Context: an optimization exercise on an open-source flow, tuned for small area, a short achievable clock period and few clock cycles. The choices shown serve that exercise and are no tape-out recipe. In this exercise RTL edits were held to simulation tests only and were not proved equivalent to the original. Power figures rest on the tool's default switching activity, not on a simulated workload.

==> images/m1.png <==
Bar = 100 µm. Cells faint in the background.
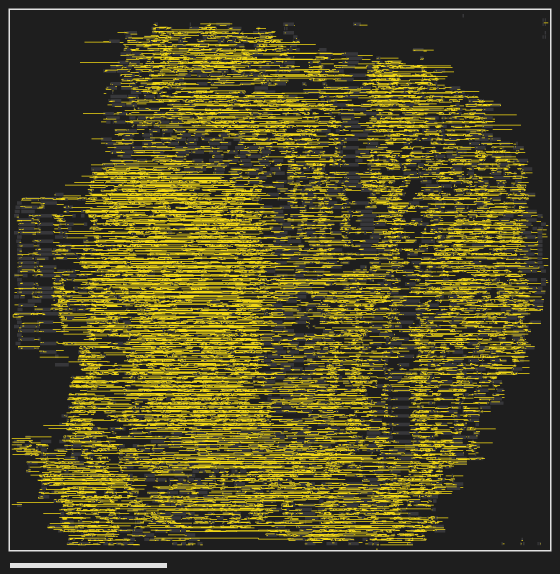
==> images/port_trees.png <==
Bar = 100 µm.
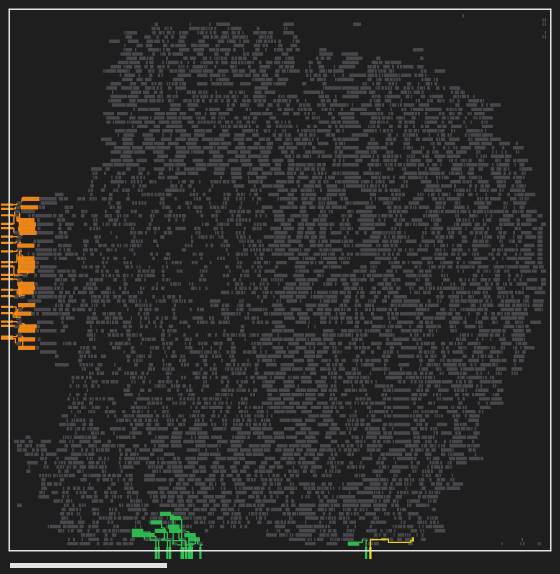
File: design/flow/config.mk
export PLATFORM = sky130hd
export DESIGN_NAME = CONV
export DESIGN_NICKNAME = CONV
export VERILOG_FILES = /design/flow/design.v
export SDC_FILE = /design/flow/constraint.sdc
export NUM_CORES = 4
export LEC_CHECK = 0
export CAP_MARGIN = 20
export CORE_MARGIN = 2
export CORE_UTILIZATION = 40
export SLEW_MARGIN = 20
File: design/flow/constraint.sdc
create_clock -name core_clock -period 9.0 [get_ports {clk}]
set_input_delay 1.8000 -clock core_clock [delete_from_list [all_inputs] [get_ports {clk}]]
set_output_delay 1.8000 -clock core_clock [all_outputs]
set_load 0.01 [all_outputs]
File: design/flow/design.v
module MXPL_SUB(clk, reset, data, convDone, result, mxplDone);
    input                 clk;
    input                 convDone;
    input                 reset;
    input  [20-1 : 0] data;
    output                mxplDone;
    output [20-1 : 0] result;
    reg  signed [20-1 : 0] A;
    reg  signed [20-1 : 0] B;
    reg                        done_;
    reg                        done__;
    reg         [1:0]          count;
    reg         [1:0]          countNext;
    wire signed [20-1 : 0] ANext;
    wire signed [20-1 : 0] BNext;
    wire signed [20-1 : 0] compResult;
    assign result = B;
    assign mxplDone = done__;
    assign ANext = (convDone ? data : A);
    assign BNext = ((count == 2'b11 & convDone) ? data : compResult);
    assign compResult = (A > B ? A : B);  
    always @(*) begin
        if (convDone) countNext = count + 1;
        else          countNext = count;
    end
    always @(posedge clk) begin
        if (!reset) begin
            count <= countNext;
            A <= ANext;
            B <= BNext;
            done__ <= done_;
            done_ <= (countNext == 2'b11) & (count == 2'b10);
        end
        else begin
            count <= 2'b11;
            A <= 0;
            B <= 0;
            done_ <= 0;
            done__ <= 0;
        end
    end
endmodule
module PPG(
    	input  [20-2:0] Mc,  
    	input  [4:0]        Mp,  
    	input               phase,
    	output [20-1:0] PP
	);
	reg  [20-1:0] PP_reg;
    wire [2:0]        bitGroup;
	assign bitGroup = (phase ? Mp[4:2] : Mp[2:0]);
    assign PP = PP_reg;
	always@(*) begin
		case (bitGroup)
			3'b000:  PP_reg = 0;
			3'b001:  PP_reg = Mc;
			3'b010:  PP_reg = Mc;
			3'b011:  PP_reg = Mc << 1;
			3'b100:	 PP_reg = ~(Mc << 1) + 1;
			3'b101:  PP_reg = ~Mc + 1;
			3'b110:  PP_reg = ~Mc + 1;
			3'b111:	 PP_reg = 0;
			default: PP_reg = 0;
		endcase
	end
endmodule
module MULT( 
    input clk,
	input reset,
	input [20-1:0] A,  
    input [20-1:0] B,  
	input enMULT, 		 
    output [35:0] Y,
	output doneMULT  
    );
	wire [20-2:0] Mc;  
	wire [20-2:0] Mp;  
	reg [20-1:0] PP0;  
	wire [20-1:0] PP0Next;
	reg [20-1:0] PP1;
	wire [20-1:0] PP1Next;
	reg [20-1:0] PP2;
	wire [20-1:0] PP2Next;
	reg [20-1:0] PP3;
	wire [20-1:0] PP3Next;
	reg [20-1:0] PP4;
	wire [20-1:0] PP4Next;
	reg [3:0] countPP0;
	reg [3:0] countPP1;
	reg [3:0] countPP2;
	reg [3:0] countPP3;
	reg [3:0] countPP4;
	reg signPP0;
	reg signPP1;
	reg signPP2;
	reg signPP3;
	reg signPP4;
	reg [2*(20-2):0] Ans;  
	reg [2*(20-2):0] AnsNext;
	reg [34:0] AnsCorrect;
	reg [35:0] AnsCorrect_update;
	reg count;  
	reg countNext;
	wire signA ;
	wire signB ;
	reg signCorrect ;  
	reg signCorrectNext;
	assign signA = A[20-1];
	assign signB = B[20-1];
	assign Mc = ({20-1{signA}} & (~A[20-2:0]+18'd1)) | ({20-1{~signA}} & A[20-2:0]);
	assign Mp = ({20-1{signB}} & (~B[20-2:0]+18'd1)) | ({20-1{~signB}} & B[20-2:0]);
	assign Y = AnsCorrect_update;
	assign doneMULT = (count == 1'b0 & enMULT);  
	PPG ppg0(.Mc(Mc),
			 .Mp({Mp[3:0], 1'b0}),
			 .phase(count),
			 .PP(PP0Next)
			);
	PPG ppg1(.Mc(Mc),
			 .Mp(Mp[7:3]),
			 .phase(count),
			 .PP(PP1Next)
			);
	PPG ppg2(.Mc(Mc),
			 .Mp(Mp[11:7]),
			 .phase(count),
			 .PP(PP2Next)
			);
	PPG ppg3(.Mc(Mc),
			 .Mp(Mp[15:11]),
			 .phase(count),
			 .PP(PP3Next)
			);
	PPG ppg4(.Mc(Mc),
			 .Mp({1'b0, Mp[18:15]}),
			 .phase(count),
			 .PP(PP4Next)
			);
	always @(*) begin  
		if (count == 1'b1)
			signCorrectNext = signA^signB;
		else
			signCorrectNext = signCorrect;
	end
	always @(*) begin  
		AnsCorrect = Ans[34:0];
		if( AnsCorrect == 35'd0 )
			AnsCorrect_update = 36'd0;
		else
			AnsCorrect_update = {signCorrect, ( ({35{signCorrect}} & (~AnsCorrect+35'd1)) | ({35{~signCorrect}} & AnsCorrect) )};
	end
	always @(*) begin
		signPP0 = PP0[20-1];
		signPP1 = PP1[20-1];
		signPP2 = PP2[20-1];
		signPP3 = PP3[20-1];
		signPP4 = PP4[20-1];
		case (count)
            1'b1: begin
                AnsNext = {~signPP0, {2{signPP0}}, PP0}
                    + ({1'b1, ~signPP1, PP1} << 4)
                    + ({1'b1, ~signPP2, PP2} << 8)
                    + ({1'b1, ~signPP3, PP3} << 12)
                    + ({1'b1, ~signPP4, PP4} << 16);
                end
            1'b0: begin
                AnsNext = Ans + ({1'b1, ~signPP0, PP0} << 2)
                    + ({1'b1, ~signPP1, PP1} << 6)
                    + ({1'b1, ~signPP2, PP2} << 10)
                    + ({1'b1, ~signPP3, PP3} << 14)
                    + ({1'b1, ~signPP4, PP4} << 18);
                end
			default: AnsNext = Ans;
		endcase
	end
    always @(*) begin
		if (count)        countNext = 1'b0;
		else if (enMULT)  countNext = count + 1;
		else              countNext = 1'b0;
	end
    always @(posedge clk) begin
        if (!reset) begin
			Ans <= AnsNext;
			count <= countNext;
			signCorrect <= signCorrectNext;
			PP0 <= PP0Next;
			PP1 <= PP1Next;
			PP2 <= PP2Next;
			PP3 <= PP3Next;
			PP4 <= PP4Next;
		end
		else begin
			Ans <= 0;
			count <= 0;
			signCorrect <= 0;
			PP0 <= 0;
			PP1 <= 0;
			PP2 <= 0;
			PP3 <= 0;
			PP4 <= 0;
		end
	end
endmodule
module RELU(A, Bi, Y); 
    input  [35 : 0] A;
	input  [20-1 : 0] Bi;  
    output [20-1 : 0] Y;
	wire   [20-1 : 0] A_update;
	wire   [20-1 : 0] biasResult;
	assign A_update = A[35:16] + A[15];  
	assign biasResult = A_update + Bi;  
    assign Y = {20{~biasResult[20-1]}} & biasResult;
endmodule
module CONV_SUB(
    input                 clk,
    input                 reset,
    input  [20-1 : 0] data,  
    input                 en,
    output [12-1 : 0] addrRd,
    output [12-1 : 0] addrWr,
    output [20-1 : 0] resultK0,
    output [20-1 : 0] resultK1,
    output                done,
	output                term
	);
    parameter k00 = 20'h0A89E;
    parameter k01 = 20'h092D5;
    parameter k02 = 20'h06D43;
    parameter k03 = 20'h01004;
    parameter k04 = 20'hF8F71;
    parameter k05 = 20'hF6E54;
    parameter k06 = 20'hFA6D7;
    parameter k07 = 20'hFC834;
    parameter k08 = 20'hFAC19;
    parameter k10 = 20'hFDB55;
    parameter k11 = 20'h02992;
    parameter k12 = 20'hFC994;
    parameter k13 = 20'h050FD;
    parameter k14 = 20'h02F20;
    parameter k15 = 20'h0202D;
    parameter k16 = 20'h03BD7;
    parameter k17 = 20'hFD369;
    parameter k18 = 20'h05E68;
	parameter Bias0 = 20'h01310;
	parameter Bias1 = 20'hF7295;
    reg  [20-1 : 0] iData;
    reg  [20-1 : 0] cDataNext;
    reg  [20-1 : 0] cData;
    reg  [20-1 : 0] k0;
    reg  [20-1 : 0] k1;
    reg  [35 : 0]       addend0;
    reg  [35 : 0]       addend1;
	reg  [35 : 0]       addendNext0;
	reg  [35 : 0]       addendNext1;
    reg  [35 : 0]       sumResultNext0;
    reg  [35 : 0]       sumResultNext1;
    reg  [35 : 0]       sumResult0;
    reg  [35 : 0]       sumResult1;
    reg  [20-1 : 0] convResultNext0;
    reg  [20-1 : 0] convResultNext1;
    reg  [20-1 : 0] convResult0;
    reg  [20-1 : 0] convResult1;
    reg  [12-1 : 0] upperLeft;
    reg  [12-1 : 0] upperLeftNext;
	reg  [12-1 : 0] upperLeft_org; 
    reg  [3:0]          offset;
    reg  [3:0]          offsetNext;
	reg  [12/2-1:0] Q;  
	reg  [12/2-1:0] R;  
	reg  [4:0]			countMULT; 
	reg	 [4:0]			countMULTNext;
	reg  				enMULT_reg;  
    reg                 updateSum_reg; 
	wire				updateSum;
	wire 				updateResult;
    wire [35 : 0]       multResult0;
    wire [35 : 0]       multResult1;
    wire [35 : 0]       addResult0;
	wire [35 : 0]       addResult1;
	wire [20-1 : 0] reluResult0;
    wire [20-1 : 0] reluResult1;
    wire                resetSum;
	wire 				enMULT;
	wire 				doneMULT;
	assign enMULT = enMULT_reg;
	assign resetSum = (countMULT == 5'd24);
	assign updateSum =  updateSum_reg; 
	assign updateResult = (countMULT == 5'd24); 
    assign resultK0 = convResult0;
    assign resultK1 = convResult1;
    assign done = (countMULT == 5'd25); 
	assign addResult0 = addend0 + sumResult0;
    assign addResult1 = addend1 + sumResult1;
	assign addrWr = {(upperLeft_org[12-1:12/2] + 6'b000001),(upperLeft_org[12/2-1:0] + 6'b000001)};
	assign addrRd = {upperLeft[12-1:12/2] + Q , upperLeft[12/2-1:0] + R};
	assign term = done & (upperLeft == 12'hFFF);
    MULT mult0(.clk(clk),
			   .reset(reset),
			   .A(cData),
               .B(k0),
			   .enMULT(enMULT),  
               .Y(multResult0),
			   .doneMULT(doneMULT)
    );
    MULT mult1(.clk(clk),
			   .reset(reset),
			   .A(cData),
               .B(k1),
			   .enMULT(enMULT),
               .Y(multResult1),
			   .doneMULT(doneMULT)
    );
    RELU relu0(.A(sumResult0),
			   .Bi(Bias0),
               .Y(reluResult0)
    );
    RELU relu1(.A(sumResult1),
			   .Bi(Bias1),
               .Y(reluResult1)
    );
	always @(*) begin
		if(upperLeft[12/2] & ~upperLeft[0])  
		begin
			upperLeft_org[12-1:12/2] = upperLeft[12-1:12/2];
			upperLeft_org[12/2-1:0] = upperLeft[12/2-1:0] - 6'b000001;      
		end
		else if( ~upperLeft[12/2] & upperLeft[0])  
		begin
			upperLeft_org[12-1:12/2] = upperLeft[12-1:12/2] - 6'b000001;  
			upperLeft_org[12/2-1:0] = upperLeft[12/2-1:0] + 6'b000001;  
		end
		else if( ~upperLeft[12/2] & ~upperLeft[0])  
		begin
			upperLeft_org[12-1:12/2] = upperLeft[12-1:12/2];
			upperLeft_org[12/2-1:0] = upperLeft[12/2-1:0] - 6'b000001;      
		end
		else if (upperLeft[12/2] & upperLeft[0] & (upperLeft[12/2-1:0] == 6'b111111))
		begin 
			upperLeft_org[12-1:12/2] = upperLeft[12-1:12/2] - 6'b000001;
			upperLeft_org[12/2-1:0] = upperLeft[12/2-1:0] - 6'b000001;
		end
		else  
		begin
			upperLeft_org[12-1:12/2] = upperLeft[12-1:12/2] + 6'b000001;
			upperLeft_org[12/2-1:0] = upperLeft[12/2-1:0] - 6'b000001;
		end
	end
	always @(*) begin
		if(countMULT == 5'd7 | countMULT == 5'd9 |countMULT == 5'd11 | countMULT == 5'd13
		 | countMULT == 5'd15 | countMULT == 5'd17 |countMULT == 5'd19 | countMULT == 5'd21
		 | countMULT == 5'd23 | countMULT == 5'd25)
			updateSum_reg = 1;
		else updateSum_reg = 0;
	end
	always @(*) begin
		if((countMULT == 5'd0)|(countMULT == 5'd1) | (countMULT == 5'd2)) enMULT_reg = 0;
		else enMULT_reg = 1;
	end
	always @(*) begin
		if(offset == 4'b1000 & doneMULT) offsetNext = 4'b0000;
		else if(doneMULT) offsetNext = offset + 4'b0001;
		else offsetNext = offset;
	end
	always @(*) begin
		if((countMULT == 5'd19 ) )begin
			if(upperLeft_org[12-1:12/2] == 6'b111111 & (offset == 4'b0000 | offset == 4'b0001 | offset == 4'b0010)) cDataNext = 0;
			else if(upperLeft_org[12/2-1:0] == 6'b111111 & (offset == 4'b0000 | offset == 4'b0011 | offset == 4'b0110)) cDataNext = 0;
			else if(upperLeft_org[12/2-1:0] == 6'b111110 & (offset == 4'b0010 | offset == 4'b0101 | offset == 4'b1000)) cDataNext = 0;
			else if(upperLeft_org[12-1:12/2] == 6'b111110 & (offset == 4'b0110 | offset == 4'b0111 | offset == 4'b1000)) cDataNext = 0;
			else cDataNext = iData;
		end
		else begin
			if(upperLeft[12-1:12/2] == 6'b111111 & (offset == 4'b0000| offset== 4'b0001| offset == 4'b0010)) cDataNext = 0;
			else if(upperLeft[12/2-1:0] == 6'b111111 & (offset == 4'b0000 | offset == 4'b0011 | offset == 4'b0110)) cDataNext = 0;
			else if(upperLeft[12/2-1:0] == 6'b111110 & (offset == 4'b0010 | offset == 4'b0101 | offset == 4'b1000)) cDataNext = 0;
			else if(upperLeft[12-1:12/2] == 6'b111110 & (offset == 4'b0110 | offset == 4'b0111 | offset == 4'b1000)) cDataNext = 0;
			else cDataNext = iData;
		end
		if(resetSum)  begin
			sumResultNext0 = 0;
			sumResultNext1 = 0;
		end
		else if(updateSum) begin
			sumResultNext0 = addResult0;
			sumResultNext1 = addResult1;
		end
		else begin
			sumResultNext0 = sumResult0;
			sumResultNext1 = sumResult1;
		end
		if(updateResult) begin  
			convResultNext0 = reluResult0;
			convResultNext1 = reluResult1;
		end
		else begin
			convResultNext0 = convResult0;
			convResultNext1 = convResult1;
		end
    end
    always @(*) begin
        case (offsetNext)
            4'b0000: begin
				Q = 6'b000000;
				R = 6'b000000;
			end
            4'b0001: begin
				Q = 6'b000000;
				R = 6'b000001;
			end
			4'b0010: begin
				Q = 6'b000000;
				R = 6'b000010;
			end
			4'b0011: begin
				Q = 6'b000001;
				R = 6'b000000;
			end
			4'b0100: begin
				Q = 6'b000001;
				R = 6'b000001;
			end
			4'b0101: begin
				Q = 6'b000001;
				R = 6'b000010;
			end
			4'b0110: begin
				Q = 6'b000010;
				R = 6'b000000;
			end
			4'b0111: begin
				Q = 6'b000010;
				R = 6'b000001;
			end
			4'b1000: begin
				Q = 6'b000010;
				R = 6'b000010;
			end
			default begin
				Q = 6'b000000;
				R = 6'b000000;
			end
        endcase
    end
	always @(*) begin
		if (offsetNext == 4'b0000) begin
			k0 = k08;
			k1 = k18;
		end
		else if( offsetNext == 4'b0001 )begin
			k0 = k00;
			k1 = k10;
		end
		else if(offsetNext == 4'b0010 )begin
			k0 = k01;
			k1 = k11;
		end
		else if(offsetNext == 4'b0011 )begin
			k0 = k02;
			k1 = k12;
		end
		else if(offsetNext == 4'b0100 )begin
			k0 = k03;
			k1 = k13;
		end
		else if(offsetNext == 4'b0101 )begin
			k0 = k04;
			k1 = k14;
		end
		else if(offsetNext == 4'b0110)begin
			k0 = k05;
			k1 = k15;
		end
		else if(offsetNext == 4'b0111 )begin
			k0 = k06;
			k1 = k16;
		end
		else if(offsetNext == 4'b1000 )begin
			k0 = k07;
			k1 = k17;
		end
		else begin
			k0 = k00;
			k1 = k10;
		end
	end
	always @(*) begin
		if(countMULT == 5'd25)
			countMULTNext = 5'd8;
		else
			countMULTNext = countMULT + 1;
	end
    always @(*) begin
		if(countMULT == 5'd18)begin
			if (upperLeft[12/2] & upperLeft[0]) begin
                upperLeftNext[12-1:12/2] = upperLeft[12-1:12/2];
				upperLeftNext[12/2-1:0]      = upperLeft[12/2-1:0] + 6'b000001;  
            end
			else if (upperLeft[12/2] & ~upperLeft[0] ) begin
				upperLeftNext[12-1:12/2] = upperLeft[12-1:12/2] + 6'b000001;  
				upperLeftNext[12/2-1:0] = upperLeft[12/2-1:0] - 6'b000001;      
			end
			else if ( ~upperLeft[12/2] & upperLeft[0] ) begin
                upperLeftNext[12-1:12/2] = upperLeft[12-1:12/2];
				upperLeftNext[12/2-1:0]      = upperLeft[12/2-1:0] + 6'b000001;  
            end
			else if ( ~upperLeft[12/2] & ~upperLeft[0] & ( upperLeft[12/2-1:0] == 6'b111110 ) ) begin
				upperLeftNext[12-1:12/2] = upperLeft[12-1:12/2] + 6'b000001;  
				upperLeftNext[12/2-1:0]      = upperLeft[12/2-1:0] + 6'b000001;      
			end
			else begin  
				upperLeftNext[12-1:12/2] = upperLeft[12-1:12/2] - 6'b000001;  
				upperLeftNext[12/2-1:0]      = upperLeft[12/2-1:0] + 6'b000001;      
			end
		end
		else
			upperLeftNext = upperLeft;
	end
    always @(posedge clk) begin
        if (!reset) begin
            iData <= data;
            cData <= cDataNext;
            addend0 <= multResult0;
            addend1 <= multResult1;
			sumResult0 <= sumResultNext0;
            sumResult1 <= sumResultNext1;
            convResult0 <= convResultNext0;
            convResult1 <= convResultNext1;
            upperLeft <= upperLeftNext;
            offset <= offsetNext;
			countMULT <= countMULTNext;  
        end
        else begin
			upperLeft <= {6'b111111,6'b111111};
			offset <= 4'b0000;
			countMULT <= 5'd0;
			sumResult0 <= 0;
			sumResult1 <= 0;
            convResult0 <= 0;
            convResult1 <= 0;
        end
    end
endmodule
module  CONV(
    input         clk,
    input         reset,
    input         ready,
    input  [19:0] idata,
    input  [19:0] cdata_rd,
    output        busy,
    output [11:0] iaddr,
    output        crd,
    output [11:0] caddr_rd,
    output        cwr,
    output [19:0] cdata_wr,
    output [11:0] caddr_wr,
    output [2:0]  csel
	);
    reg  [2:0]          cSel;
    reg  [2:0]          cSelNext;
    reg  [20-1 : 0] cDataWr;
    reg  [20-1 : 0] cDataWrNext;
    reg  [12-1 : 0] cAddrWr;
    reg  [12-1 : 0] cAddrWrNext;
    reg                 mxplSel;
    reg                 mxplSelNext;
    reg  [1:0]          state;
    reg  [1:0]          stateNext;
    wire [20-1 : 0] convResult0;
    wire [20-1 : 0] convResult1;
    wire [12-1 : 0] convAddr;
    wire                convDone;
    wire                convEn;
    wire                convTerm;
    wire [20-1 : 0] mxplResult0;
    wire [20-1 : 0] mxplResult1;
    wire [12-1 : 0] mxplAddr;
    wire [12-1 : 0] flatAddr;
    wire                mxplDone0;
    wire                mxplDone1;
    CONV_SUB conv0 (.clk(clk),
                    .reset(reset),
                    .data(idata),
					.en(convEn),
                    .addrRd(iaddr),
                    .addrWr(convAddr),
                    .resultK0(convResult0),
                    .resultK1(convResult1),
                    .done(convDone),
                    .term(convTerm)
    );
    MXPL_SUB mxpl0 (.clk(clk),
                    .reset(reset),
                    .data(convResult0),
                    .result(mxplResult0),
                    .convDone(convDone),
                    .mxplDone(mxplDone0)
    );
    MXPL_SUB mxpl1 (.clk(clk),
                    .reset(reset),
                    .data(convResult1),
                    .result(mxplResult1),
                    .convDone(convDone),
                    .mxplDone(mxplDone1)
    );
    assign busy = state[1];
    assign csel = cSel;
    assign cwr = (cSel != 3'b000);
    assign cdata_wr = cDataWr;
    assign caddr_wr = cAddrWr;
    assign crd = 0;
    assign caddr_rd = 0;
    assign convEn = (state == 2'b10);
    assign mxplAddr = {2'b00, convAddr[12-1 : 12/2 + 1], convAddr[12/2-1 : 1]};
    assign flatAddr = {mxplAddr[12-2 : 0], mxplSel};
    always @(*) begin
        if (convDone)       cSelNext = 3'b001;
        else if (mxplDone0) cSelNext = 3'b011;
        else begin
            case (cSel)
                3'b000:  cSelNext = cSel;
                3'b010:  cSelNext = 3'b000;
                3'b011:  cSelNext = 3'b101;
                3'b100:  cSelNext = 3'b101;
                3'b101:  cSelNext = (mxplSel ? 3'b000 : 3'b100);
                default: cSelNext = cSel + 3'b001;
            endcase
        end
        if (mxplDone0)           mxplSelNext = 0;
        else if (cSel == 3'b101) mxplSelNext = ~mxplSel;  
        else if (cSel != 3'b000) mxplSelNext = mxplSel;   
        else                     mxplSelNext = 0;
    end
    always @(*) begin
        case (cSelNext)
            3'b001: cDataWrNext = convResult0;
            3'b010: cDataWrNext = convResult1;
            3'b011: cDataWrNext = mxplResult0;
            3'b100: cDataWrNext = mxplResult1;
            3'b101: cDataWrNext = (mxplSel ? mxplResult1 : mxplResult0);
            default: cDataWrNext = 0;
        endcase
        if (cSel == 3'b000 || cSel == 3'b001)      cAddrWrNext = convAddr;
        else if (cSel == 3'b010 || cSel == 3'b101) cAddrWrNext = mxplAddr;
        else if (cSel == 3'b011 || cSel == 3'b100) cAddrWrNext = flatAddr;
        else                                       cAddrWrNext = 0;
    end
    always @(*) begin
        if (ready)                         stateNext = 2'b10;
        else if (convTerm)                 stateNext = 2'b11;
        else if (state == 2'b11 & mxplSel & cSel == 3'b101) stateNext = 2'b00;
        else                               stateNext = state;
    end
    always @(posedge clk) begin
        if (!reset) begin
            cSel <= cSelNext;
            cDataWr <= cDataWrNext;
            cAddrWr <= cAddrWrNext;
            mxplSel <= mxplSelNext;
            state <= stateNext;
        end
        else begin
            cSel <= 0;
            cDataWr <= 0;
            cAddrWr <= 0;
            mxplSel <= 0;
            state <= 0;
        end
    end
endmodule
File: design/flow/run.sh
#!/bin/bash
# synth_recipe.tcl (not shown) runs the flow's synth.tcl, then flattens the netlist and writes it again
# the make line also repeats each setting of config.mk as NAME=value (left out here)
make -C /OpenROAD-flow-scripts/flow DESIGN_CONFIG=/design/flow/config.mk WORK_HOME=/design/flow/orfs CLKGATE_MAP_FILE= SYNTH_SCRIPT=/design/flow/synth_recipe.tcl finish
==> flow_metrics.tcl <==
set metrics [dict create \
    p_switching_w 0.0109 \
    hold_violations 0 \
    clockBufferDepth 3 \
    switching_share_pct 47.5 \
    peakVddDrop_uv 393 \
    sh_seq_area_pct 26.7 \
    power.total_w 0.0229 \
    pg_clk_w 0.00329 \
    finalSetupTns_ns 0 \
    synthTopCellsByCount "522 x dfxtp_1, 507 x nand2_1, 494 x a21oi_1" \
    final_cell_mix "520 x dfxtp_1, 505 x nand2_1, 489 x a21oi_1, 440 x nor2_1, 432 x ha_1" \
    finalClockSkew_ns 0.0392 \
    vias_per_cell 5.90 \
    fp.dieW_um 345 \
    slew_headroom_pct 17.9 \
    rows 125 \
    seq_cells 634 \
    worstMarginPinSlew_ns 1.23 \
    htreeDepth 3 \
    setup_ws_ns 1.62 \
    drt_iter0_drc 4802 \
    fin_hold_ws_ns 0.458 \
    synth-adder-area-share_pct 19.8 \
    cts_sinks 634 \
    hp-start "conv0.sumResult0[11]" \
    wl_per_cell_um 22.3 \
    multi_input_area_share_pct 60.2 \
    grtUsageMet2_pct 38.8 \
    nClkBuffers 102 \
    inverters 183 \
    synthXorXnorAreaFrac_pct 7.10 \
    rsz0062_at_grt "false" \
    layout-drive-gt1-share_pct 6.48 \
    dr_wl_met2_um 65800 \
    seqPwrFrac_pct 17.8 \
    multi_input_area_um2 31100 \
    clockNetworkAreaShare_pct 5.18 \
    top_layer "met5" \
    synth_top_family_by_area "compound AO/OA/AOI/OAI gates" \
    n_antenna_cell 2 \
    final_common_cell "dfxtp_1" \
    slowest_stage "ha_1" \
    dieArea_um2 119000 \
    grt_pass1_vias 38900 \
    crit_family "adder cells" \
    grt_pass1_wl_um 235000 \
    fin_crit_sh_pct 81.9 \
    status "timing/DRC/antenna clean" \
    cts_buffers 77 \
    period_minus_slack_ns 7.38 \
    ys_seq_area_share_pct 29.7 \
    min_to "conv0.sumResult0[11]" \
    grt_overflow_total 0 \
    dpl-instance-area_um2 49100 \
    timing.fmax_mhz 136 \
    cap_violations 0 \
    avgSynthCellArea_um2 8.71 \
    critPathMaxFanout 18 \
    regArea_um2 13800 \
    synth-main-ff-cell "dfxtp_1" \
    nNetsFinal 5989 \
    n_all_buffers 179 \
    synth_edf_count 112 \
    r2r_cells 20 \
    grt.total_usage_pct 25.1 \
    yosysWarnings 6 \
    gr-usage-met3_pct 5.60 \
    grt_max_degree 76 \
    dp_hpwl_um 113000 \
    yosys.area_share.simple_pct 14.8 \
    critical_path_buf_inv_count 3 \
    cts_setup_buffers 0 \
    largest_cell_class "multi-input combinational cells" \
    p_leak_nw 21.4 \
    critical_path_required_ns 7.20 \
    p_clk_share_pct 14.4 \
    ys_ff_latch 634 \
    r2r_end "conv0.mult0.PP1[2]" \
    initial_utilization_pct 40.2 \
    r2r-start "conv0.countMULT[0]" \
    synthMuxAreaShare_pct 1.94 \
    cpPeakStageDelay_ns 0.66 \
    synthTopCellsByArea "dfxtp_1 22%, ha_1 12%, fa_1 8.2%" \
    ys_types 96 \
    m1WireLength_um 66700 \
    hold_buffers 0 \
    well_tap_count 1524 \
    power_density_nw_per_um2 442 \
    pre_cts_slack_ns 2.26 \
    synth_largest_area_cell "dfxtp_1" \
    tritoncts "yes" \
    firstDrtPassIters 7 \
    synth-compound-area-share_pct 22.5 \
    multi_input_comb_cells 4249 \
    pwr-share-comb_pct 67.8 \
    p_comb_w 0.0155 \
    whs_path_depth 2 \
    top_usage_layer "met2" \
    nonClkBufAreaFrac_pct 2.94 \
    final_util_pct 44.7 \
    dp.cells 6768 \
    r2r_slack_ns 1.95 \
    worstSkewPairLatency_ns 0.68 \
    cp.depth 17 \
    synth_most_common_cell "dfxtp_1" \
    core_um2 116000 \
    syn_area_um2 46500 \
    critPathKind "reg2out" \
]
Testbench counts, summed over its fixed seeds: cycles 1,179,872.
About m1.png:
nets with wire on the layer: 5,686
share of all routed wire: 43%
wire length on this layer: 66.7 mm
DR vias: 40,800
M1 GR Usage: 33.5%
Routed WL: 154,000 µm

About port_trees.png:
legend:
  yellow:
    port: cwr
    bits: 1
    direction: output
    edge: south
    end_cells: 1
    buffers: 1
    wire: 39.9 µm
  orange:
    port: idata
    bits: 20
    direction: input
    edge: west
    end_cells: 20
    buffers: 20
    wire: 215 µm
  green:
    port: caddr_wr
    bits: 12
    direction: output
    edge: south
    end_cells: 12
    buffers: 12
    wire: 193 µm
Buffers on Ports: 70
io pins: 105

[port drivers added, routing unchanged]
The results above use ideal ports. As a check the final layout listed here was re-extracted and re-timed, cells and wires unchanged.
Step 1 assumes that a clkbuf_16 drives the clock port and a buf_2 every other input.
Step 2, shift: input delay + t, output delay - t, t = (earliest + latest rising clock arrival at the registers) / 2. This alone moves slack from input paths to output paths.
Slacks: no drivers / after step 1 / after step 2; pairs: no drivers / after step 1.
t (ns): 0.732
setup WS [ns]: 1.625 / 1.554 / 1.946
worst hold slack (ns): 0.458 / 0.458 / 0.458
After both steps this run still meets setup and hold. The setup slack of this run moves by -0.071 ns with the drivers and by +0.321 ns with both steps.
